What follows belongs to an exercise in optimizing a design on an open flow for a short achievable clock period and few clock cycles; a production flow would make more cautious choices.
Function was checked by simulation only, so behaviour that the tests miss may differ from the original.

==> design.v <==
module ALU #(
    parameter REG_WIDTH = 32
)(
    input [REG_WIDTH-1:0] rs1,
    input [REG_WIDTH-1:0] rs2,
    input [3:0] alu_cmd,
    output reg [REG_WIDTH-1:0] out
);
    always @(*) begin
        case (alu_cmd)
            4'b0000:
                out = rs1 + rs2;
            4'b0001:
                out = rs1 - rs2;
            4'b0010:
                out = ($signed(rs1) < $signed(rs2)) ? 32'b1 : 32'b0;
            4'b0011:
                out = (rs1 < rs2) ? 32'b1 : 32'b0;
            4'b0100:
                out = rs1 & rs2;
            4'b0101:
                out = rs1 | rs2;
            4'b0110:
                out = rs1 ^ rs2;
            4'b0111:
                out = rs1 << rs2[4:0];  
            4'b1000:
                out = rs1 >> rs2[4:0];  
            4'b1001:
                out = $signed(rs1) >>> rs2[4:0];  
            default: out = 32'b0;
        endcase
    end
endmodule
module CtrlSignalGen (
    input [31:0] inst,
    output reg [3:0] alu_cmd,
    output reg alu_src,
    output reg regfile_write_en,
    output reg [3:0] regfile_write_width,
    output reg [1:0] regfile_write_data,
    output reg datamem_write_en,
    output reg [3:0] datamem_write_width,
    output reg add_4_pc
);
    wire [6:0] opcode = inst[6:0];
    wire [2:0] funct3 = inst[14:12];
    wire funct7_important = inst[30];
    function [3:0] alu_cmd_from_funct3_funct7;
        input [2:0] funct3;
        input funct7;
        input is_imm_inst;  
        begin 
            alu_cmd_from_funct3_funct7 = 4'b0;
            case (funct3)
                3'b000, 3'b000:
                    if (!is_imm_inst && funct7 == 1'b1)
                        alu_cmd_from_funct3_funct7 = 4'b0001; 
                    else
                        alu_cmd_from_funct3_funct7 = 4'b0000;
                3'b010:  alu_cmd_from_funct3_funct7 = 4'b0010;
                3'b011: alu_cmd_from_funct3_funct7 = 4'b0011;
                3'b111:  alu_cmd_from_funct3_funct7 = 4'b0100;
                3'b110:   alu_cmd_from_funct3_funct7 = 4'b0101;
                3'b100:  alu_cmd_from_funct3_funct7 = 4'b0110;
                3'b001:  alu_cmd_from_funct3_funct7 = 4'b0111;
                3'b101, 3'b101:
                    if (funct7 == 1'b1)
                        alu_cmd_from_funct3_funct7 = 4'b1001;
                    else
                        alu_cmd_from_funct3_funct7 = 4'b1000;
                default: 
                    alu_cmd_from_funct3_funct7 = 4'b0;
            endcase        
        end
    endfunction
    function [3:0] load_store_width_or_type_from_funct3;
        input [2:0] funct3;
        begin 
            load_store_width_or_type_from_funct3 = 4'b0;
            case (funct3)
                3'b000: load_store_width_or_type_from_funct3 = 4'b0001;
                3'b001: load_store_width_or_type_from_funct3 = 4'b0011;
                3'b010: load_store_width_or_type_from_funct3 = 4'b1111;
                3'b100: load_store_width_or_type_from_funct3 = 4'b0001;
                3'b101: load_store_width_or_type_from_funct3 = 4'b0011;
                3'b000: load_store_width_or_type_from_funct3 = 4'b0001;
                3'b001: load_store_width_or_type_from_funct3 = 4'b0011;
                3'b010: load_store_width_or_type_from_funct3 = 4'b1111;
                default: load_store_width_or_type_from_funct3 = 4'b0;
            endcase
        end
    endfunction
    always @(*) begin 
        case (opcode)
            7'b0110011: begin 
                alu_cmd = alu_cmd_from_funct3_funct7(funct3, funct7_important, 0);
                alu_src = 1'b1;
                regfile_write_en = 1;
                regfile_write_width = 4'd4;
                regfile_write_data = 2'b00;
                datamem_write_en = 0;
                datamem_write_width = 4'b0;
                add_4_pc = 1'b0;
            end
            7'b0010011: begin
                alu_cmd = alu_cmd_from_funct3_funct7(funct3, funct7_important, 1);
                alu_src = 1'b0;
                regfile_write_en = 1;
                regfile_write_width = 4'd4;
                regfile_write_data = 2'b00;
                datamem_write_en = 0;
                datamem_write_width = 4'b0;
                add_4_pc = 1'b0;
            end
            7'b0110111: begin 
                alu_cmd = 4'b0;
                alu_src = 1'b0;
                regfile_write_en = 1;
                regfile_write_width = 4'd4;
                regfile_write_data = 2'b10;
                datamem_write_en = 0;
                datamem_write_width = 4'b0;
                add_4_pc = 1'b0;
            end
            7'b0010111: begin 
                alu_cmd = 4'b0;
                alu_src = 1'b0;
                regfile_write_en = 1;
                regfile_write_width = 4'd4;
                regfile_write_data = 2'b11;
                datamem_write_en = 0;
                datamem_write_width = 4'b0;
                add_4_pc = 1'b0;
            end
            7'b1101111: begin 
                alu_cmd = 4'b0;
                alu_src = 1'b0;
                regfile_write_en = 1;
                regfile_write_width = 4'd4;
                regfile_write_data = 2'b11;
                datamem_write_en = 0;
                datamem_write_width = 4'b0;
                add_4_pc = 1'b1;
            end
            7'b1100111: begin 
                alu_cmd = 4'b0;
                alu_src = 1'b0;
                regfile_write_en = 1;
                regfile_write_width = 4'd4;
                regfile_write_data = 2'b11;
                datamem_write_en = 0;
                datamem_write_width = 4'b0;
                add_4_pc = 1'b1;
            end
            7'b1100011: begin 
                alu_cmd = 4'b0;
                alu_src = 1'b0;
                regfile_write_en = 0;
                regfile_write_width = 4'b0;
                regfile_write_data = 2'b0;
                datamem_write_en = 0;
                datamem_write_width = 4'b0;
                add_4_pc = 1'b0;
            end
            7'b0000011: begin 
                alu_cmd = 4'b0000;
                alu_src = 1'b0;
                regfile_write_en = 1;
                regfile_write_width = load_store_width_or_type_from_funct3(funct3);
                regfile_write_data = 2'b01;
                datamem_write_en = 0;
                datamem_write_width = 4'b0;
                add_4_pc = 1'b0;
            end
            7'b0100011: begin
                alu_cmd = 4'b0000;
                alu_src = 1'b0;
                regfile_write_en = 0;
                regfile_write_width = 4'b0;
                regfile_write_data = 2'b01;
                datamem_write_en = 1;
                datamem_write_width = load_store_width_or_type_from_funct3(funct3);
                add_4_pc = 1'b0;
            end
            7'b1110011: begin
                alu_cmd = 4'b0000;
                alu_src = 1'b0;
                regfile_write_en = 1;
                regfile_write_width = 4'd4;
                regfile_write_data = 2'b00;
                datamem_write_en = 0;
                datamem_write_width = 4'b0;
                add_4_pc = 1'b0;
            end
            default: begin
                alu_cmd = 4'b0;
                alu_src = 1'b0;
                regfile_write_en = 0;
                regfile_write_width = 4'b0;
                regfile_write_data = 2'b0;
                datamem_write_en = 0;
                datamem_write_width = 4'b0;
                add_4_pc = 1'b0;
            end
        endcase
    end
endmodule
module DirectionalBuffer #(
    parameter BUFFER_BYTE_SIZE= 4,
    parameter BUFFER_ADDR_SIZE = $clog2(BUFFER_BYTE_SIZE)
)(
    input clk,
    input reset,
    input input_en,
    input [7:0] input_data,
    output [BUFFER_ADDR_SIZE:0] buffer_size_avai,  
    input output_en,
    output [7:0] output_data
);
    reg [7:0] buffer [0:BUFFER_BYTE_SIZE-1];
    reg [BUFFER_ADDR_SIZE-1:0] write_addr;
    reg [BUFFER_ADDR_SIZE-1:0] read_addr;
    reg [BUFFER_ADDR_SIZE:0] avai_count;
    integer i;
    always @(posedge clk) begin 
        if (reset) begin
            for (i = 0; i < BUFFER_BYTE_SIZE; i = i + 1) 
                buffer[i] <= 0;
            write_addr <= 0;
            read_addr <= 0;
            avai_count <= BUFFER_BYTE_SIZE;
        end
        else begin
            if (input_en && !output_en) begin
                if (avai_count > 0) begin
                    buffer[write_addr] <= input_data;
                    avai_count <= avai_count - 1;
                    write_addr <= (write_addr + 1) % BUFFER_BYTE_SIZE;
                end
            end
            if (!input_en && output_en) begin
                if (avai_count < BUFFER_BYTE_SIZE) begin
                    avai_count <= avai_count + 1;
                    read_addr <= (read_addr + 1) % BUFFER_BYTE_SIZE;
                end
            end
            if (input_en && output_en) begin
                buffer[write_addr] <= input_data;
                read_addr <= (read_addr + 1) % BUFFER_BYTE_SIZE;
                write_addr <= (write_addr + 1) % BUFFER_BYTE_SIZE;
            end
        end
    end
    assign output_data = buffer[read_addr];
    assign buffer_size_avai = avai_count;
endmodule
module ImmediateGen (
    input [31:0] inst,
    output reg [31:0] immediate
);
    wire [6:0] opcode = inst[6:0];
    always @(*) begin
        case (opcode)
            7'b0010011: 
                immediate = { {20{inst[31]}}, inst[31:20] };
            7'b0110111:
                immediate = { inst[31:12], 12'b0 };
            7'b0010111:
                immediate = { inst[31:12], 12'b0 };
            7'b1101111:
                immediate = { {12{inst[31]}}, inst[19:12], inst[20], inst[30:21], 1'b0 };
            7'b1100111:
                immediate = { {20{inst[31]}}, inst[31:20] };
            7'b1100011:
                immediate = { {20{inst[31]}}, inst[7], inst[30:25], inst[11:8], 1'b0 };
            7'b0000011:
                immediate = { {20{inst[31]}}, inst[31:20] };
            7'b0100011:
                immediate = { {20{inst[31]}}, inst[31:25], inst[11:7] };
            default: 
                immediate = {32 {1'b0}};
        endcase
    end
endmodule
module JumpBranchCalculate #(
    parameter ADDR_WIDTH_IN_BIT = 32
)(
    input [6:0] opcode,
    input [2:0] funct3,
    input [ADDR_WIDTH_IN_BIT-1:0] pc,
    input [ADDR_WIDTH_IN_BIT-1:0] imm,
    input [ADDR_WIDTH_IN_BIT-1:0] rs1,
    input [ADDR_WIDTH_IN_BIT-1:0] rs2,
    output reg [ADDR_WIDTH_IN_BIT-1:0] new_addr,
    output reg change_addr_enable
);
    always @(*)  begin
        case (opcode)
            7'b1101111:
                new_addr = pc + imm;
            7'b1100111:
                new_addr = (rs1 + imm) & 32'hFFFF_FFFE;  
            7'b1100011:
                new_addr = pc + imm;
            default: 
                new_addr = {ADDR_WIDTH_IN_BIT {1'b0}};
        endcase
    end
    always @(*) begin
        case (opcode)
            7'b1101111:
                change_addr_enable = 1'b1;
            7'b1100111:
                change_addr_enable = 1'b1;
            7'b1100011:
                if ((funct3 == 3'b000 && rs1 == rs2)
                    || (funct3 == 3'b001 && rs1 != rs2)
                    || (funct3 == 3'b100 && $signed(rs1) < $signed(rs2))
                    || (funct3 == 3'b101 && $signed(rs1) >= $signed(rs2))
                    || (funct3 == 3'b110 && rs1 < rs2)
                    || (funct3 == 3'b111 && rs1 >= rs2)
                    )
                    change_addr_enable = 1'b1;
                else
                    change_addr_enable = 1'b0;
            default: 
                change_addr_enable = 1'b0;
        endcase
    end
endmodule
module LoadExtend #(
    parameter REG_WIDTH_IN_BYTE = 4,
    parameter REG_WIDTH_IN_BIT = REG_WIDTH_IN_BYTE * 8
)(
    input [REG_WIDTH_IN_BIT-1:0] read_data,
    input [2:0] funct3,
    input [1:0] byte_offset,   
    output reg [REG_WIDTH_IN_BIT-1:0] read_data_ext
);
    wire [REG_WIDTH_IN_BIT-1:0] sdata;  
    assign sdata = (read_data) >> (byte_offset * 8);
    always @(*) begin
        case (funct3)
            3'b000: read_data_ext = { {24{sdata[7]}}, sdata[7:0] };
            3'b001: read_data_ext = { {16{sdata[15]}}, sdata[15:0] };
            3'b010: read_data_ext = sdata;
            3'b100: read_data_ext = { {24{1'b0}}, sdata[7:0] };
            3'b101: read_data_ext = { {16{1'b0}}, sdata[15:0] };
            3'b000: read_data_ext = { {24{1'b0}}, sdata[7:0] };
            3'b001: read_data_ext = { {16{1'b0}}, sdata[15:0] };
            3'b010: read_data_ext = sdata;
            default: read_data_ext = {32 {1'b0}};
        endcase
    end
endmodule
module Orchestrator #(
    parameter INST_WIDTH_IN_BIT = 32
)(
    input clk,
    input reset,  
    input [INST_WIDTH_IN_BIT-1:0] next_inst,
    input [INST_WIDTH_IN_BIT-1:0] curr_inst,
    input [INST_WIDTH_IN_BIT-1:0] prev_inst,
    output stall_id_if_pl,
    output stall_pc_increment,
    output halt
);
    wire [6:0] opcode_next_inst = next_inst[6:0];
    wire [6:0] opcode_curr_inst = curr_inst[6:0];
    wire [6:0] opcode_prev_inst = prev_inst[6:0];
    wire [4:0] rd_curr_inst = curr_inst[11:7];
    wire [4:0] rd_prev_inst = prev_inst[11:7];
    wire [4:0] rs1_next_inst = next_inst[19:15];
    wire [4:0] rs2_next_inst = next_inst[24:20];
    reg halt_state;
    reg [1:0] clk_till_halt;  
    always @(posedge clk) begin
        if (reset)
            halt_state <= 0;
        else if (curr_inst == 32'hC0001073)
            halt_state <= 1;
        else
            halt_state <= halt_state;
    end
    always @(posedge clk) begin
        if (reset)
            clk_till_halt <= 3;
        else if (halt_state == 1 && clk_till_halt != 0)
            clk_till_halt <= clk_till_halt - 1;
        else
            clk_till_halt <= clk_till_halt;
    end
    assign halt = halt_state && (clk_till_halt == 0);
    wire pl_load_stall = (opcode_curr_inst == 7'b0000011) || (opcode_prev_inst == 7'b0000011);
    wire pl_branch_stall = (opcode_curr_inst == 7'b1100011) || (opcode_prev_inst == 7'b1100011);
    wire pl_jump_stall = (opcode_curr_inst == 7'b1101111) || (opcode_curr_inst == 7'b1100111)
                      || (opcode_prev_inst == 7'b1101111) || (opcode_prev_inst == 7'b1100111);
    reg pl_rd_dep_stall;
    function is_change_rd_inst;
        input [6:0] opcode;
        begin 
            is_change_rd_inst = (opcode == 7'b0110011 
                            || opcode == 7'b0010011 
                            || opcode == 7'b0110111 
                            || opcode == 7'b0010111
                            || opcode == 7'b1110011);
        end
    endfunction
    function have_rd_dep_need_stall;
        input [6:0] sus_opcode;          
        input [4:0] sus_rd;              
        input [6:0] next_opcode;
        input [4:0] next_rs1;
        input [4:0] next_rs2;
        begin
            have_rd_dep_need_stall = 0;
            if (is_change_rd_inst(sus_opcode)) begin
                case (next_opcode)
                    7'b0110011, 7'b1100011, 7'b0100011:  
                        if (sus_rd != 0 && (sus_rd == next_rs1 || sus_rd == next_rs2))
                            have_rd_dep_need_stall = 1;
                    7'b0010011, 7'b1100111, 7'b0000011, 7'b1110011:  
                        if (sus_rd != 0 && sus_rd == next_rs1)
                            have_rd_dep_need_stall = 1;
                    default: have_rd_dep_need_stall = 0;  
                endcase
            end
        end
    endfunction
    always @(*) begin 
        pl_rd_dep_stall = 0;
        pl_rd_dep_stall = have_rd_dep_need_stall(
                opcode_curr_inst, rd_curr_inst, 
                opcode_next_inst, rs1_next_inst, rs2_next_inst)
            || have_rd_dep_need_stall(
                opcode_prev_inst, rd_prev_inst, 
                opcode_next_inst, rs1_next_inst, rs2_next_inst);
    end
    assign stall_id_if_pl = reset || halt_state 
        || pl_jump_stall || pl_load_stall || pl_rd_dep_stall || pl_branch_stall; 
    assign stall_pc_increment = stall_id_if_pl; 
endmodule
module RegisterFile #(
    parameter REG_NUMBER = 32,
    parameter REG_ADDR_WIDTH = $clog2(REG_NUMBER),
    parameter REG_WIDTH_IN_BYTE = 4,
    parameter REG_WIDTH_IN_BIT = REG_WIDTH_IN_BYTE * 8
)(
    input clk,
    input reset,
    input [REG_ADDR_WIDTH-1:0] read_reg1_addr,
    input [REG_ADDR_WIDTH-1:0] read_reg2_addr,
    output reg [REG_WIDTH_IN_BIT-1:0] read_reg1_data,
    output reg [REG_WIDTH_IN_BIT-1:0] read_reg2_data,
    input write_enable,
    input [REG_ADDR_WIDTH-1:0] write_reg_addr,
    input [REG_WIDTH_IN_BIT-1:0] write_data
);
    reg [REG_WIDTH_IN_BIT-1:0] regfile [0:REG_NUMBER-1];
    integer i;
    always @(posedge clk) begin 
        if (reset) begin
            for (i = 0; i < REG_NUMBER; i = i + 1) begin
                regfile[i] <= {REG_WIDTH_IN_BIT {1'b0}};
            end
        end
        else if (write_enable)
            if (write_reg_addr != 0)  
                regfile[write_reg_addr] <= write_data;
        regfile[0] <= 0;     
    end
    always @(*) begin
        if (read_reg1_addr == write_reg_addr && write_enable)
            if (read_reg1_addr != 0)
                read_reg1_data = write_data;
            else
                read_reg1_data = 0;
        else
            read_reg1_data = regfile[read_reg1_addr];
        if (read_reg2_addr == write_reg_addr && write_enable)
            if (read_reg2_addr != 0)
                read_reg2_data = write_data;
            else
                read_reg2_data = 0;
        else
            read_reg2_data = regfile[read_reg2_addr];
    end
endmodule
module ZicntrReg (
    input clk,
    input reset,  
    input disable_instret_increment,
    input [11:0] csr_addr,
    output reg [31:0] csr_content
);
    reg [63:0] cycle_reg;
    reg [63:0] time_reg;
    reg [63:0] instret_reg;
    always @(posedge clk) begin
        if (reset) begin
            cycle_reg <= 0;
            time_reg <= 0;
            instret_reg <= 0;
        end
        else begin
            cycle_reg <= cycle_reg + 1;
            time_reg <= time_reg + 1;
            if (!disable_instret_increment)
                instret_reg <= instret_reg + 1;
        end
    end
    always @(*) begin
        case (csr_addr)
            12'hC00:
                csr_content = cycle_reg[31:0];
            12'hC01:
                csr_content = time_reg[31:0];
            12'hC02:
                csr_content = instret_reg[31:0];
            12'hC80:
                csr_content = cycle_reg[63:32];
            12'hC81:
                csr_content = time_reg[63:32];
            12'hC82:
                csr_content = instret_reg[63:32];
            default:
                csr_content = 32'b0;
        endcase
    end
endmodule
module uart_rx 
#(parameter CLKS_PER_BIT = 100)
(
    input        i_Clock,
    input        i_Reset,
    input        i_Rx_Serial,
    output       o_Rx_Done,
    output [7:0] o_Rx_Byte
);
parameter s_IDLE         = 3'b000;
parameter s_RX_START_BIT = 3'b001;
parameter s_RX_DATA_BITS = 3'b010;
parameter s_RX_STOP_BIT  = 3'b011;
parameter s_CLEANUP      = 3'b100;
reg           r_Rx_Data_R;
reg           r_Rx_Data;
reg [9:0]     r_Clock_Count;
reg [2:0]     r_Bit_Index;  
reg [7:0]     r_Rx_Byte;
reg           r_Rx_DV;
reg [2:0]     r_SM_Main;
always @(posedge i_Clock)
begin
  if (i_Reset)
  begin
    r_Rx_Data_R <= 1'b1;
    r_Rx_Data   <= 1'b1;
  end
  else
  begin
    r_Rx_Data_R <= i_Rx_Serial;
    r_Rx_Data   <= r_Rx_Data_R;
  end
end
always @(posedge i_Clock)
begin
  if (i_Reset)
  begin
    r_SM_Main     <= s_IDLE;
    r_Clock_Count <= 0;
    r_Bit_Index   <= 0;
    r_Rx_Byte     <= 0;
    r_Rx_DV       <= 0;
  end
  else
    case (r_SM_Main)
        s_IDLE :
        begin
            r_Rx_DV       <= 1'b0;
            r_Clock_Count <= 0;
            r_Bit_Index   <= 0;
            if (r_Rx_Data == 1'b0)           
                r_SM_Main <= s_RX_START_BIT;
            else
                r_SM_Main <= s_IDLE;
        end
        s_RX_START_BIT :
        begin
            if (r_Clock_Count == (CLKS_PER_BIT-1)/2)
            begin
                if (r_Rx_Data == 1'b0)
                begin
                    r_Clock_Count <= 0;   
                    r_SM_Main     <= s_RX_DATA_BITS;
                end
                else
                    r_SM_Main <= s_IDLE;
            end
            else
            begin
                r_Clock_Count <= r_Clock_Count + 1;
                r_SM_Main     <= s_RX_START_BIT;
            end
        end  
        s_RX_DATA_BITS :
        begin
            if (r_Clock_Count < CLKS_PER_BIT-1)
            begin
                r_Clock_Count <= r_Clock_Count + 1;
                r_SM_Main     <= s_RX_DATA_BITS;
            end
            else
            begin
                r_Clock_Count          <= 0;
                r_Rx_Byte[r_Bit_Index] <= r_Rx_Data;
                if (r_Bit_Index < 7)
                begin
                    r_Bit_Index <= r_Bit_Index + 1;
                    r_SM_Main   <= s_RX_DATA_BITS;
                end
                else
                begin
                    r_Bit_Index <= 0;
                    r_SM_Main   <= s_RX_STOP_BIT;
                end
            end
        end  
        s_RX_STOP_BIT :
        begin
            if (r_Clock_Count < CLKS_PER_BIT-1)
            begin
                r_Clock_Count <= r_Clock_Count + 1;
                r_SM_Main     <= s_RX_STOP_BIT;
            end
            else
            begin
                r_Rx_DV       <= 1'b1;
                r_Clock_Count <= 0;
                r_SM_Main     <= s_CLEANUP;
            end
        end  
        s_CLEANUP :
        begin
            r_SM_Main <= s_IDLE;
            r_Rx_DV   <= 1'b0;
        end
        default :
            r_SM_Main <= s_IDLE;
    endcase
end   
assign o_Rx_Done   = r_Rx_DV;
assign o_Rx_Byte = r_Rx_Byte;
endmodule  
module uart_tx 
#(parameter CLKS_PER_BIT = 100)
(
    input       i_Clock,
    input       i_Reset,
    input       i_Tx_DV,
    input [7:0] i_Tx_Byte, 
    output      o_Tx_Active,
    output reg  o_Tx_Serial,
    output      o_Tx_Done
);
parameter s_IDLE         = 3'b000;
parameter s_TX_START_BIT = 3'b001;
parameter s_TX_DATA_BITS = 3'b010;
parameter s_TX_STOP_BIT  = 3'b011;
parameter s_CLEANUP      = 3'b100;
reg [2:0]    r_SM_Main;
reg [9:0]    r_Clock_Count;
reg [2:0]    r_Bit_Index;
reg [7:0]    r_Tx_Data;
reg          r_Tx_Done;
reg          r_Tx_Active;
always @(posedge i_Clock)
begin
  if (i_Reset)
  begin
    r_SM_Main     <= s_IDLE;
    r_Clock_Count <= 0;
    r_Bit_Index   <= 0;
    r_Tx_Data     <= 0;
    r_Tx_Done     <= 0;
    r_Tx_Active   <= 0;
    o_Tx_Serial   <= 1'b1;
  end
  else
    case (r_SM_Main)
        s_IDLE :
        begin
            o_Tx_Serial   <= 1'b1;          
            r_Tx_Done     <= 1'b0;
            r_Clock_Count <= 0;
            r_Bit_Index   <= 0;
            if (i_Tx_DV == 1'b1)
            begin
                r_Tx_Active <= 1'b1;
                r_Tx_Data   <= i_Tx_Byte;
                r_SM_Main   <= s_TX_START_BIT;
            end
            else
                r_SM_Main <= s_IDLE;
        end  
        s_TX_START_BIT :
        begin
            o_Tx_Serial <= 1'b0;
            if (r_Clock_Count < CLKS_PER_BIT-1)
            begin
                r_Clock_Count <= r_Clock_Count + 1;
                r_SM_Main     <= s_TX_START_BIT;
            end
            else
            begin
                r_Clock_Count <= 0;
                r_SM_Main     <= s_TX_DATA_BITS;
            end
        end  
        s_TX_DATA_BITS :
        begin
            o_Tx_Serial <= r_Tx_Data[r_Bit_Index];
            if (r_Clock_Count < CLKS_PER_BIT-1)
            begin
                r_Clock_Count <= r_Clock_Count + 1;
                r_SM_Main     <= s_TX_DATA_BITS;
            end
            else
            begin
                r_Clock_Count <= 0;
                if (r_Bit_Index < 7)
                begin
                    r_Bit_Index <= r_Bit_Index + 1;
                    r_SM_Main   <= s_TX_DATA_BITS;
                end
                else
                begin
                    r_Bit_Index <= 0;
                    r_SM_Main   <= s_TX_STOP_BIT;
                end
            end
        end  
        s_TX_STOP_BIT :
        begin
            o_Tx_Serial <= 1'b1;
            if (r_Clock_Count < CLKS_PER_BIT-1)
            begin
                r_Clock_Count <= r_Clock_Count + 1;
                r_SM_Main     <= s_TX_STOP_BIT;
            end
            else
            begin
                r_Tx_Done     <= 1'b1;
                r_Clock_Count <= 0;
                r_SM_Main     <= s_CLEANUP;
                r_Tx_Active   <= 1'b0;
            end
        end  
        s_CLEANUP :
        begin
            r_Tx_Done <= 1'b0;
            r_SM_Main <= s_IDLE;
        end
        default :
            r_SM_Main <= s_IDLE;
    endcase
end
assign o_Tx_Active = r_Tx_Active;
assign o_Tx_Done   = r_Tx_Done;
endmodule
module SimpleIO #(
    parameter OUTPUT_BUFFER_BYTE_SIZE = 32,
    parameter INPUT_BUFFER_BYTE_SIZE = 32,
    parameter WORD_WIDTH_IN_BYTE = 4,
    parameter WORD_WIDTH_IN_BIT = WORD_WIDTH_IN_BYTE * 8,
    parameter UART_INTERNAL_CLK_PER_BAUD = 434  
)(
    input clk,
    input reset,
    input en_a,
    input [3:0] we_a,
    input [31:0] addr_a,
    input [WORD_WIDTH_IN_BIT-1:0] din_a,
    output reg [WORD_WIDTH_IN_BIT-1:0] dout_a,
    output busy_tx,
    input io_input_rx,
    output io_output_tx
);
    wire [WORD_WIDTH_IN_BIT-1:0] output_buffer_avai;
    wire [WORD_WIDTH_IN_BIT-1:0] input_buffer_avai;
    wire [7:0] input_byte_value;
    assign output_buffer_avai[WORD_WIDTH_IN_BIT-1:$clog2(OUTPUT_BUFFER_BYTE_SIZE)+1] = 0;
    assign input_buffer_avai[WORD_WIDTH_IN_BIT-1:$clog2(INPUT_BUFFER_BYTE_SIZE)+1] = 0;
    always @(posedge clk) begin
        if (!reset && en_a) begin
            case (addr_a)
                32'h8000_0000:
                    dout_a <= output_buffer_avai;
                32'h8000_0004:
                    dout_a <= {WORD_WIDTH_IN_BIT {1'b0}};
                32'h8000_0008:
                    dout_a <= input_buffer_avai;
                32'h8000_000C:
                    dout_a <= input_byte_value;
                default:
                    dout_a <= {WORD_WIDTH_IN_BIT {1'b0}};
            endcase
        end
    end
    wire have_byte_rx;
    wire [7:0] byte_rx;
    DirectionalBuffer #(
        .BUFFER_BYTE_SIZE(INPUT_BUFFER_BYTE_SIZE)
    ) input_buffer (
        .clk(clk),
        .reset(reset),
        .input_en(have_byte_rx),
        .input_data(byte_rx),
        .buffer_size_avai(input_buffer_avai[$clog2(INPUT_BUFFER_BYTE_SIZE):0]),
        .output_en(!reset && en_a && (addr_a == 32'h8000_000C)),
        .output_data(input_byte_value)
    );
    wire tx_done;
    wire new_transmit_tx = (output_buffer_avai < OUTPUT_BUFFER_BYTE_SIZE) && !busy_tx && !tx_done;
    wire [7:0] byte_tx;
    DirectionalBuffer #(
        .BUFFER_BYTE_SIZE(OUTPUT_BUFFER_BYTE_SIZE)
    ) output_buffer (
        .clk(clk),
        .reset(reset),
        .input_en(!reset && en_a && (we_a != 0) && (addr_a == 32'h8000_0004)),
        .input_data(din_a[7:0]),
        .buffer_size_avai(output_buffer_avai[$clog2(OUTPUT_BUFFER_BYTE_SIZE):0]),
        .output_en(new_transmit_tx),
        .output_data(byte_tx)
    );
    uart_rx #(
        .CLKS_PER_BIT(UART_INTERNAL_CLK_PER_BAUD)
    ) input_uart (
        .i_Clock(clk),
        .i_Reset(reset),
        .i_Rx_Serial(io_input_rx),
        .o_Rx_Done(have_byte_rx),
        .o_Rx_Byte(byte_rx)
    );
    uart_tx #(
        .CLKS_PER_BIT(UART_INTERNAL_CLK_PER_BAUD)
    ) output_uart (
        .i_Clock(clk),
        .i_Reset(reset),
        .i_Tx_DV(new_transmit_tx),
        .i_Tx_Byte(byte_tx), 
        .o_Tx_Active(busy_tx),
        .o_Tx_Serial(io_output_tx),
        .o_Tx_Done(tx_done)
    );
endmodule
module Hubris #(
    parameter REG_NUMBER = 32,
    parameter WORD_WIDTH_IN_BYTE = 4,
    parameter WORD_WIDTH_IN_BIT = WORD_WIDTH_IN_BYTE * 8,
    parameter INST_START_ADDR = 32'b0,
    parameter OUTPUT_BUFFER_BYTE_SIZE = 256,
    parameter INPUT_BUFFER_BYTE_SIZE = 16,
    parameter UART_INTERNAL_CLK_PER_BAUD = 54
)(
    input clk,
    input reset,
    output halt,
    output en_a,
    output [3:0] we_a,
    output [31:0] addr_a,
    output [WORD_WIDTH_IN_BIT-1:0] din_a,
    input [WORD_WIDTH_IN_BIT-1:0] dout_a,
    output en_b,
    output [3:0] we_b,
    output [31:0] addr_b,
    output [WORD_WIDTH_IN_BIT-1:0] din_b,
    input [WORD_WIDTH_IN_BIT-1:0] dout_b,
    input io_input_rx,
    output io_output_tx
);
    function is_mem_io_addr;
        input [WORD_WIDTH_IN_BIT-1:0] addr;
        begin 
            is_mem_io_addr = 0;
            case (addr)
                32'h8000_0000, 
                    32'h8000_0004, 
                    32'h8000_0008, 
                    32'h8000_000C:
                        is_mem_io_addr = 1;
                default: is_mem_io_addr = 0;
            endcase        
        end
    endfunction
    wire [WORD_WIDTH_IN_BIT-1:0] new_addr;
    wire chg_addr;
    wire stall_id_if_pl;
    wire pc_stall_write;
    wire final_pc_stall_write = (chg_addr) ? 0 : pc_stall_write;  
    reg [WORD_WIDTH_IN_BIT-1:0] pc;
    always @(posedge clk) begin 
        if (reset) begin
            pc <= INST_START_ADDR;
        end
        else if (final_pc_stall_write)
            pc <= pc;
        else begin
            if (chg_addr)
                pc <= new_addr + 4;
            else
                pc <= pc + 4;
        end
    end
    wire [WORD_WIDTH_IN_BIT-1:0] if1_pc =
        (chg_addr) ? new_addr : pc;  
    reg [WORD_WIDTH_IN_BIT-1:0] if2_pc;  
    wire [WORD_WIDTH_IN_BIT-1:0] if2_inst;  
    always @(posedge clk) begin 
        if (reset)
            if2_pc <= 32'b0;
        else if (!stall_id_if_pl || chg_addr)
            if2_pc <= if1_pc;
    end
    wire [WORD_WIDTH_IN_BIT-1:0] final_if_inst = if2_inst;
    wire [WORD_WIDTH_IN_BIT-1:0] final_pc = if2_pc;
    reg [WORD_WIDTH_IN_BIT-1:0] if_id_pl_pc;
    reg [WORD_WIDTH_IN_BIT-1:0] if_id_pl_inst;
    reg reset_1clk_delay;
    always @(posedge clk)
        reset_1clk_delay <= reset;
    always @(posedge clk) begin
        if (stall_id_if_pl || reset || reset_1clk_delay) begin
            if_id_pl_inst <= 32'h00000013;
            if_id_pl_pc <= 32'b0;
        end
        else begin
            if_id_pl_inst <= final_if_inst;
            if_id_pl_pc <= final_pc;
        end
    end
    wire [WORD_WIDTH_IN_BIT-1:0] id_imm;  
    wire [WORD_WIDTH_IN_BIT-1:0] id_final_imm = 
        (id_parse_opcode == 7'b1110011 && id_parse_funct3 == 3'b010) 
        ? id_csr_content
        : id_imm;        
    wire [3:0] id_alu_cmd;
    wire id_alu_src;
    wire id_regfile_write_en;
    wire [3:0] id_regfile_write_width;
    wire [1:0] id_regfile_write_data;
    wire id_datamem_write_en;
    wire [3:0] id_datamem_write_width;
    wire id_add_4_pc;
    wire [4:0] id_parse_rs1 = if_id_pl_inst[19:15];
    wire [4:0] id_parse_rs2 = if_id_pl_inst[24:20];
    wire [4:0] id_parse_rd = if_id_pl_inst[11:7];
    wire [6:0] id_parse_opcode = if_id_pl_inst[6:0];  
    wire [6:0] id_parse_funct3 = if_id_pl_inst[14:12];  
    wire [11:0] id_parse_csr = if_id_pl_inst[31:20];  
    wire [WORD_WIDTH_IN_BIT-1:0] id_rs1_data;
    wire [WORD_WIDTH_IN_BIT-1:0] id_rs2_data;
    wire [31:0] id_csr_content;
    reg [WORD_WIDTH_IN_BIT-1:0] id_ex_pl_pc;
    reg [WORD_WIDTH_IN_BIT-1:0] id_ex_pl_inst;
    reg [WORD_WIDTH_IN_BIT-1:0] id_ex_pl_imm;
    reg [3:0] id_ex_pl_alu_cmd;
    reg id_ex_pl_alu_src;
    reg id_ex_pl_regfile_write_en;
    reg [3:0] id_ex_pl_regfile_write_width;
    reg [1:0] id_ex_pl_regfile_write_data;
    reg id_ex_pl_datamem_write_en;
    reg [3:0] id_ex_pl_datamem_write_width;
    reg id_ex_pl_add_4_pc;
    reg [4:0] id_ex_pl_parse_rs1;
    reg [4:0] id_ex_pl_parse_rs2;
    reg [4:0] id_ex_pl_parse_rd;
    reg [WORD_WIDTH_IN_BIT-1:0] id_ex_pl_rs1_data;
    reg [WORD_WIDTH_IN_BIT-1:0] id_ex_pl_rs2_data;
    always @(posedge clk) begin 
        id_ex_pl_pc <= if_id_pl_pc;
        id_ex_pl_inst <= if_id_pl_inst;
        id_ex_pl_imm <= id_final_imm;
        id_ex_pl_alu_cmd <= id_alu_cmd;
        id_ex_pl_alu_src <= id_alu_src;
        id_ex_pl_regfile_write_en <= id_regfile_write_en;
        id_ex_pl_regfile_write_width <= id_regfile_write_width;
        id_ex_pl_regfile_write_data <= id_regfile_write_data;
        id_ex_pl_datamem_write_en <= id_datamem_write_en;
        id_ex_pl_datamem_write_width <= id_datamem_write_width;
        id_ex_pl_add_4_pc <= id_add_4_pc;
        id_ex_pl_parse_rs1 <= id_parse_rs1;
        id_ex_pl_parse_rs2 <= id_parse_rs2;
        id_ex_pl_parse_rd <= id_parse_rd;
        id_ex_pl_rs1_data <= id_rs1_data;
        id_ex_pl_rs2_data <= id_rs2_data;
    end
    wire [6:0] ex_opcode = id_ex_pl_inst[6:0];
    wire [2:0] ex_funct3 = id_ex_pl_inst[14:12];
    wire [WORD_WIDTH_IN_BIT-1:0] ex_final_rs2 = 
        (id_ex_pl_alu_src == 1'b0) ? id_ex_pl_imm : id_ex_pl_rs2_data;
    wire [WORD_WIDTH_IN_BIT-1:0] alu_result;
    reg [WORD_WIDTH_IN_BIT-1:0] ex_calculated_pc;
    always @(*) begin 
        if (id_ex_pl_add_4_pc)
            ex_calculated_pc = id_ex_pl_pc + 4;
        else
            ex_calculated_pc = id_ex_pl_pc + id_ex_pl_imm;
    end
    reg [2:0] ex_mem_pl_funct3;
    reg [WORD_WIDTH_IN_BIT-1:0] ex_mem_pl_imm;
    reg ex_mem_pl_regfile_write_en;
    reg [3:0] ex_mem_pl_regfile_write_width;
    reg [1:0] ex_mem_pl_regfile_write_data;
    reg ex_mem_pl_datamem_write_en;
    reg [3:0] ex_mem_pl_datamem_write_width;
    reg [4:0] ex_mem_pl_parse_rd;
    reg [WORD_WIDTH_IN_BIT-1:0] ex_mem_pl_rs2_data;  
    reg [WORD_WIDTH_IN_BIT-1:0] ex_mem_pl_alu_result;
    reg [WORD_WIDTH_IN_BIT-1:0] ex_mem_pl_ex_calculated_pc;
    always @(posedge clk) begin 
        ex_mem_pl_funct3 <= ex_funct3;
        ex_mem_pl_imm <= id_ex_pl_imm;
        ex_mem_pl_regfile_write_en <= id_ex_pl_regfile_write_en;
        ex_mem_pl_regfile_write_width <= id_ex_pl_regfile_write_width;
        ex_mem_pl_regfile_write_data <= id_ex_pl_regfile_write_data;
        ex_mem_pl_datamem_write_en <= id_ex_pl_datamem_write_en;
        ex_mem_pl_datamem_write_width <= id_ex_pl_datamem_write_width;
        ex_mem_pl_parse_rd <= id_ex_pl_parse_rd;
        ex_mem_pl_rs2_data <= id_ex_pl_rs2_data;  
        ex_mem_pl_alu_result <= alu_result;
        ex_mem_pl_ex_calculated_pc <= ex_calculated_pc;
    end
    wire [WORD_WIDTH_IN_BIT-1:0] mem_read_data;  
    wire [WORD_WIDTH_IN_BIT-1:0] io_read_data;  
    reg [2:0] mem_wb_pl_funct3;
    reg [WORD_WIDTH_IN_BIT-1:0] mem_wb_pl_imm;
    wire [WORD_WIDTH_IN_BIT-1:0] mem_wb_pl_read_data; 
    reg mem_wb_pl_regfile_write_en;
    reg [3:0] mem_wb_pl_regfile_write_width;
    reg [1:0] mem_wb_pl_regfile_write_data;
    reg [4:0] mem_wb_pl_parse_rd;
    reg [WORD_WIDTH_IN_BIT-1:0] mem_wb_pl_alu_result;
    reg [WORD_WIDTH_IN_BIT-1:0] mem_wb_pl_ex_calculated_pc;
    assign mem_wb_pl_read_data = 
        (is_mem_io_addr(mem_wb_pl_alu_result))
        ? io_read_data : mem_read_data;
    always @(posedge clk) begin 
        mem_wb_pl_funct3 <= ex_mem_pl_funct3;
        mem_wb_pl_imm <= ex_mem_pl_imm;
        mem_wb_pl_regfile_write_width <= ex_mem_pl_regfile_write_width;
        mem_wb_pl_regfile_write_en <= ex_mem_pl_regfile_write_en;
        mem_wb_pl_regfile_write_data <= ex_mem_pl_regfile_write_data;
        mem_wb_pl_parse_rd <= ex_mem_pl_parse_rd;
        mem_wb_pl_alu_result <= ex_mem_pl_alu_result;
        mem_wb_pl_ex_calculated_pc <= ex_mem_pl_ex_calculated_pc;
    end
    reg [WORD_WIDTH_IN_BIT-1:0] wb_write_data;
    wire [WORD_WIDTH_IN_BIT-1:0] wb_read_data_ext;
    always @(*) begin 
        case (mem_wb_pl_regfile_write_data)
            2'b00: 
                wb_write_data = mem_wb_pl_alu_result;
            2'b01:
                wb_write_data = wb_read_data_ext;
            2'b10:
                wb_write_data = mem_wb_pl_imm;
            2'b11:
                wb_write_data = mem_wb_pl_ex_calculated_pc;
            default:
                wb_write_data = {32 {1'b0}};
        endcase
    end
    assign en_a = 1'b1;
    assign we_a = ex_mem_pl_datamem_write_en 
        ? (ex_mem_pl_datamem_write_width << ex_mem_pl_alu_result[1:0]) 
        : 4'b0;
    assign addr_a = ex_mem_pl_alu_result;
    assign din_a = ex_mem_pl_rs2_data << (ex_mem_pl_alu_result[1:0] * 8);
    assign mem_read_data = dout_a;
    assign en_b = !stall_id_if_pl || chg_addr;
    assign we_b = 4'b0;
    assign addr_b = if1_pc;
    assign din_b = 32'b0;
    assign if2_inst = dout_b;
    Orchestrator #(
        .INST_WIDTH_IN_BIT(WORD_WIDTH_IN_BIT)
    ) orchestrator_instance (
        .clk(clk),
        .reset(reset),  
        .next_inst(final_if_inst),
        .curr_inst(if_id_pl_inst),
        .prev_inst(id_ex_pl_inst),
        .stall_id_if_pl(stall_id_if_pl),
        .stall_pc_increment(pc_stall_write),
        .halt(halt)
    );
    RegisterFile #(
        .REG_NUMBER(REG_NUMBER),
        .REG_WIDTH_IN_BYTE(WORD_WIDTH_IN_BYTE)
    ) register_file_instance (
        .clk(clk),
        .reset(reset),
        .read_reg1_addr(id_parse_rs1),
        .read_reg2_addr(id_parse_rs2),
        .read_reg1_data(id_rs1_data),
        .read_reg2_data(id_rs2_data),
        .write_enable(mem_wb_pl_regfile_write_en),
        .write_reg_addr(mem_wb_pl_parse_rd),
        .write_data(wb_write_data)
    );
    ImmediateGen immediate_gen_instance (
        .inst(if_id_pl_inst),
        .immediate(id_imm)
    );
    ZicntrReg zicntr_reg_instance (
        .clk(clk),
        .reset(reset),
        .disable_instret_increment(stall_id_if_pl),
        .csr_addr(id_parse_csr),
        .csr_content(id_csr_content)
    );
    CtrlSignalGen ctrl_sig_gen_instance (
        .inst(if_id_pl_inst),
        .alu_cmd(id_alu_cmd),
        .alu_src(id_alu_src),
        .regfile_write_en(id_regfile_write_en),
        .regfile_write_width(id_regfile_write_width),
        .regfile_write_data(id_regfile_write_data),
        .datamem_write_en(id_datamem_write_en),
        .datamem_write_width(id_datamem_write_width),
        .add_4_pc(id_add_4_pc)
    );
    JumpBranchCalculate #(
        .ADDR_WIDTH_IN_BIT(WORD_WIDTH_IN_BIT)
    ) jump_branch_calculate_instance (
        .opcode(ex_opcode),
        .funct3(ex_funct3),
        .pc(id_ex_pl_pc),
        .imm(id_ex_pl_imm),
        .rs1(id_ex_pl_rs1_data),
        .rs2(id_ex_pl_rs2_data),
        .new_addr(new_addr),
        .change_addr_enable(chg_addr)
    );
    ALU #(
        .REG_WIDTH(WORD_WIDTH_IN_BIT)
    ) alu_instance (
        .rs1(id_ex_pl_rs1_data),
        .rs2(ex_final_rs2),
        .alu_cmd(id_ex_pl_alu_cmd),
        .out(alu_result)
    );
    LoadExtend #(
        .REG_WIDTH_IN_BYTE(WORD_WIDTH_IN_BYTE)
    ) load_extend_instance (
        .read_data(mem_wb_pl_read_data),
        .funct3(mem_wb_pl_funct3),
        .byte_offset(mem_wb_pl_alu_result[1:0]),
        .read_data_ext(wb_read_data_ext)
    );
    SimpleIO #(
        .OUTPUT_BUFFER_BYTE_SIZE(OUTPUT_BUFFER_BYTE_SIZE),
        .INPUT_BUFFER_BYTE_SIZE(INPUT_BUFFER_BYTE_SIZE),
        .WORD_WIDTH_IN_BYTE(4),
        .UART_INTERNAL_CLK_PER_BAUD(UART_INTERNAL_CLK_PER_BAUD)  
    ) simple_io_instance (
        .clk(clk),
        .reset(reset),
        .en_a(
            is_mem_io_addr(ex_mem_pl_alu_result) 
            && ex_mem_pl_regfile_write_data == 2'b01
        ),
        .we_a(we_a),
        .addr_a(addr_a),
        .din_a(din_a),
        .dout_a(io_read_data),
        .busy_tx(),
        .io_input_rx(io_input_rx),
        .io_output_tx(io_output_tx)
    );
endmodule
==> run.sh <==
#!/bin/bash
# synth_recipe.tcl (not shown) runs the flow's synth.tcl, then flattens the netlist and writes it again
# the make line also repeats each setting of config.mk as NAME=value (left out here)
make -C /OpenROAD-flow-scripts/flow DESIGN_CONFIG=/design/flow/config.mk WORK_HOME=/design/flow/orfs CLKGATE_MAP_FILE= SYNTH_SCRIPT=/design/flow/synth_recipe.tcl finish
==> config.mk <==
export PLATFORM = sky130hd
export DESIGN_NAME = Hubris
export DESIGN_NICKNAME = Hubris
export VERILOG_FILES = /design/flow/design.v
export SDC_FILE = /design/flow/constraint.sdc
export NUM_CORES = 4
export LEC_CHECK = 0
export CAP_MARGIN = 20
export CORE_MARGIN = 2
export CORE_UTILIZATION = 40
export PLACE_DENSITY = 0.6
export SLEW_MARGIN = 20
==> constraint.sdc <==
create_clock -name core_clock -period 10.0 [get_ports {clk}]
set_input_delay 2.0000 -clock core_clock [delete_from_list [all_inputs] [get_ports {clk}]]
set_output_delay 2.0000 -clock core_clock [all_outputs]
set_load 0.01 [all_outputs]
==> qor.tcl <==
set qor(synth.area.mux_share_pct) 17.3
set qor(rsz0062_at_grt) {no}
set qor(power_switching_share_pct) 26.9
set qor(xor_xnor_share_of_the_synthesized_area_pct) 1.62
set qor(vdd.ir_drop.worst_mv) 0.161
set qor(routabilityCongestion) 0.995
set qor(num_antenna_cells) 13
set qor(growth_of_design_area_from_synthesis_to_finish_pct) 12.1
set qor(maxClockFrequency_mhz) 124
set qor(cts.reportedPaths.clkPinSlew_ns) 0.07
set qor(timing.setup.tns_ns) 0
set qor(maxPowerGroup) {sequential cells}
set qor(cp.depth) 14
set qor(post_synth_inst_count) 14900
set qor(clkCellAreaFrac_pct) 6.60
set qor(dr.pass1.iters) 6
set qor(cp_common_cell) {sky130_fd_sc_hd__buf_4}
set qor(required_ns) 8.00
set qor(largest_reg_flops) 2048
set qor(post-place-ws_ns) 2.72
set qor(report.final.setup_viol) 0
set qor(ys_async_sr_fraction_pct) 0
set qor(min_period_over_period_pct) 81.0
set qor(routed_antenna_nets) 0
set qor(gr_util_met3_pct) 4.99
set qor(insertion_delay_ns) 1.05
set qor(cts_tree) {built}
set qor(drt-initial-drc-count) 16600
set qor(std_cell_rows) 253
set qor(count_of_maximum_capacitance_violations) 0
set qor(max-slew-margin-rel_pct) 9.70
set qor(p_switching_w) 0.0109
set qor(met2RoutedLength_mm) 289
set qor(first_global_vias) 123000
set qor(remaining_drc_errors) 0
set qor(cp_cell_sequence) {buf_4 > ha_1 > nand4_2 > nor4_2 > nand3_1 > xnor2_1 > a2bb2oi_1 > nor4b_2 > a221o_2 > buf_4 > o221ai_1 > o21ai_0 > inv_1 > clkdlybuf4s50_1}
set qor(fin_hold_ws_ns) 0.309
set qor(timing.reg2reg.setup_slack_ns) 3.16
set qor(chipWidth_um) 694
set qor(postCtsSetupRepairBufs) 0
set qor(synth-adder-area-share_pct) 1.48
set qor(total_placed_cells_including_tap_cells) 20500
set qor(setup_ws_final_ns) 1.90
set qor(fin_worst_skew_ns) 0.122
set qor(fillerInstances) 42400
set qor(overflow_after_grt) 0
set qor(tap_cells) 6247
set qor(run_status) {finished clean}
set qor(highest_layer) {met5}
set qor(worstSetupStartpoint) {id_ex_pl_rs1_data[31]}
set qor(syn_avg_cell_area_sq_um) 12.8
set qor(compound_cell_area_share_of_the_yosys_netlist_pct) 5.59
set qor(synth_enable_flop_cells) 3177
set qor(top_register) {simple_io_instance.output_buffer.buffer}
set qor(share_of_the_synthesized_area_in_the_top_cell_type_pct) 50.0
set qor(routed_wirelength_mm) 630
Testbench counts, summed over its fixed seeds: cycles 66,756.
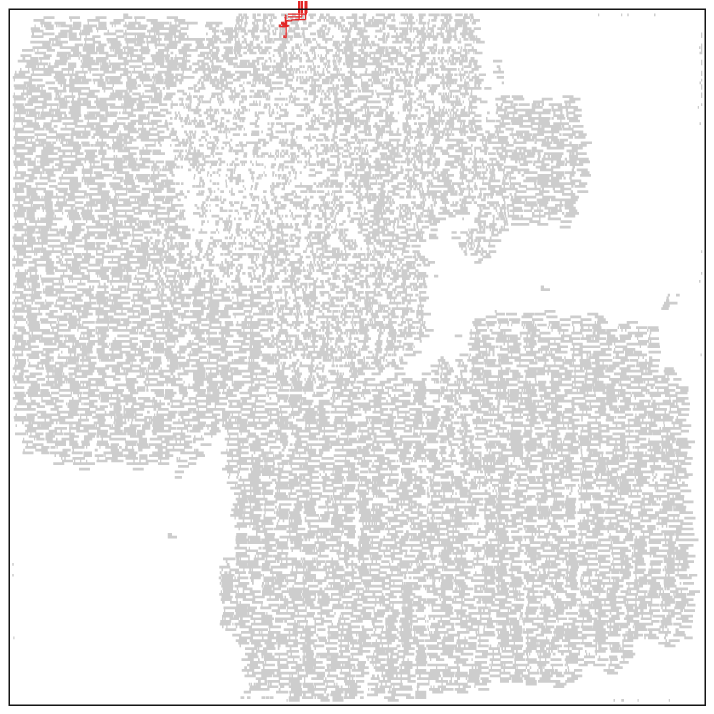
**Above:** wires at chosen ports, followed through buffers.
(1 px per um)
legend:
  red:
    port: we_a
    bits: 4
    direction: output
    edge: top
    end_cells: 4
    buffers: 4
    wire: 150 um
IO Pins: 207
count of input and output buffers: 169

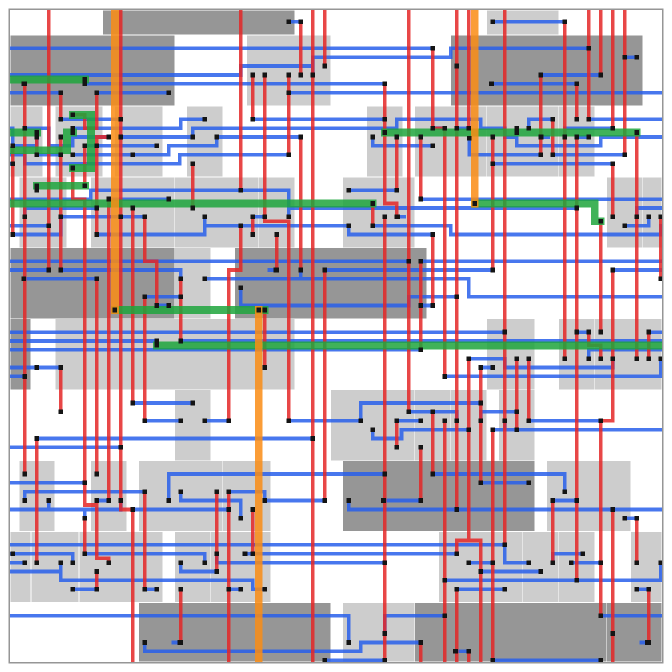
**Above:** zoomed window.
Region (335, 335) to (360, 360) um. Cells in grey, sequential cells in the stronger grey; small squares are vias.
legend:
  orange:
    layer: M4
  blue:
    layer: M1
  green:
    layer: M3
  red:
    layer: M2
sequential cells in the window: 7
cells with their middle in the window: 46
netlist names of flops here include: zicntr_reg_instance.instret_reg (3), zicntr_reg_instance.cycle_reg (2), zicntr_reg_instance.time_reg (2)
most frequent: nor2_1 (11), dfxtp_1 (7)

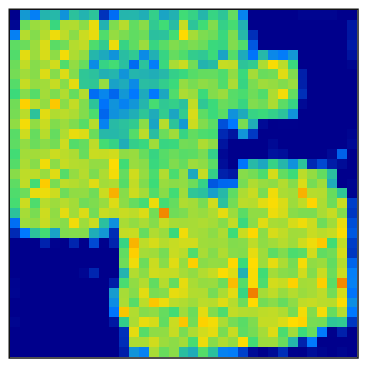
**Above:** cell area per tile.
(0.5 px per um) 35 x 35 tiles, from dark blue (low) to red (high), 0 to 100% covered.
mean over tiles: 43%
fullest tile: 86%
tiles over 75% full: 2.0%
emptiest ninth of the die: lower left
nearly empty tiles: 22%
Core ar.: 0.475 sq mm
final standard cell utilization of the core: 45.0%
Starting Density: 40.2%

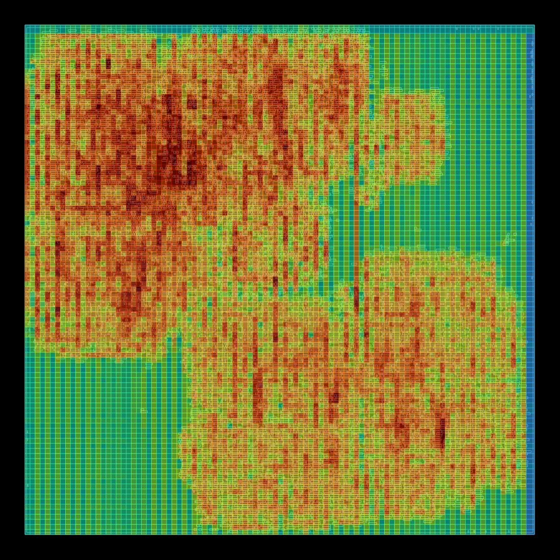
**Above:** congestion heat map.
met1 track utilization from global routing: 34.2%
aggregate global-route resource usage: 25.5%

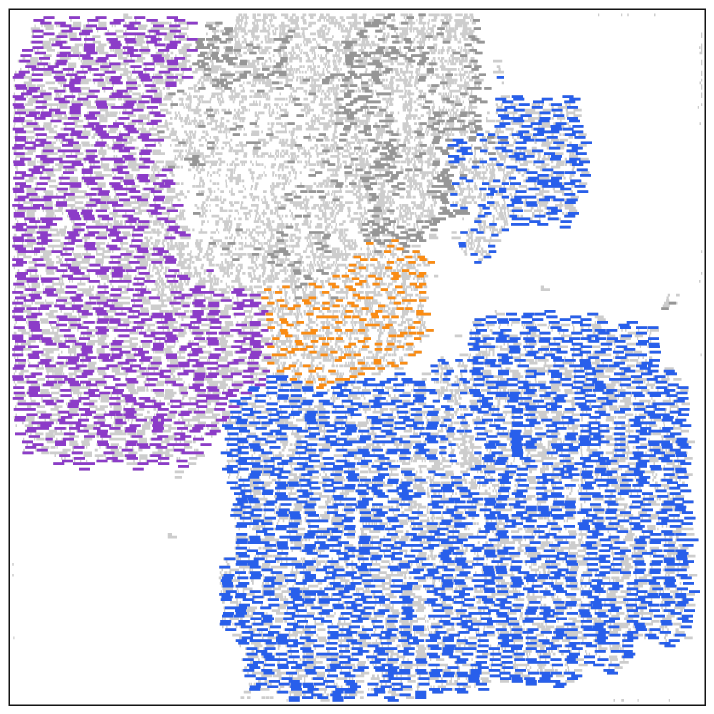
**Above:** flops by top-level scope.
(1 px per um) Other sequential cells in the stronger grey, the rest of the logic in the fainter grey.
legend:
  blue:
    scope: simple_io_instance
    sequential_cells: 2277
  purple:
    scope: register_file_instance
    sequential_cells: 1024
  orange:
    scope: zicntr_reg_instance
    sequential_cells: 192
    where: centre
not coloured: 542
Total Die Area: 0.482 sq mm
post-route insts no fill: 21300

-- static timing again, ports no longer ideal --
How much do the figures lean on ideal ports? The routed layout below was timed once more, with nothing changed but the port constraints.
Step 1: set_driving_cell puts a clkbuf_16 on clk and a buf_2 on each other input, an assumption about the parent block.
Step 2 adds t to the input delays and takes it off the output delays; t is the mean of the earliest and latest rising clock arrival at the registers after step 1. Input paths then give back, and output paths get back, about the clock's delay inside the block.
Slacks: ideal / step 1 / step 2; pairs: ideal / step 1.
t (ns): 1.125
slack for setup (ns): 1.903 / 1.770 / 2.656
worst setup path after step 2: input to output
cell pins on the clock port's net: 1
After both steps setup and hold are still met in this run. The setup slack of this run moves by -0.133 ns with the drivers and by +0.753 ns with both steps.
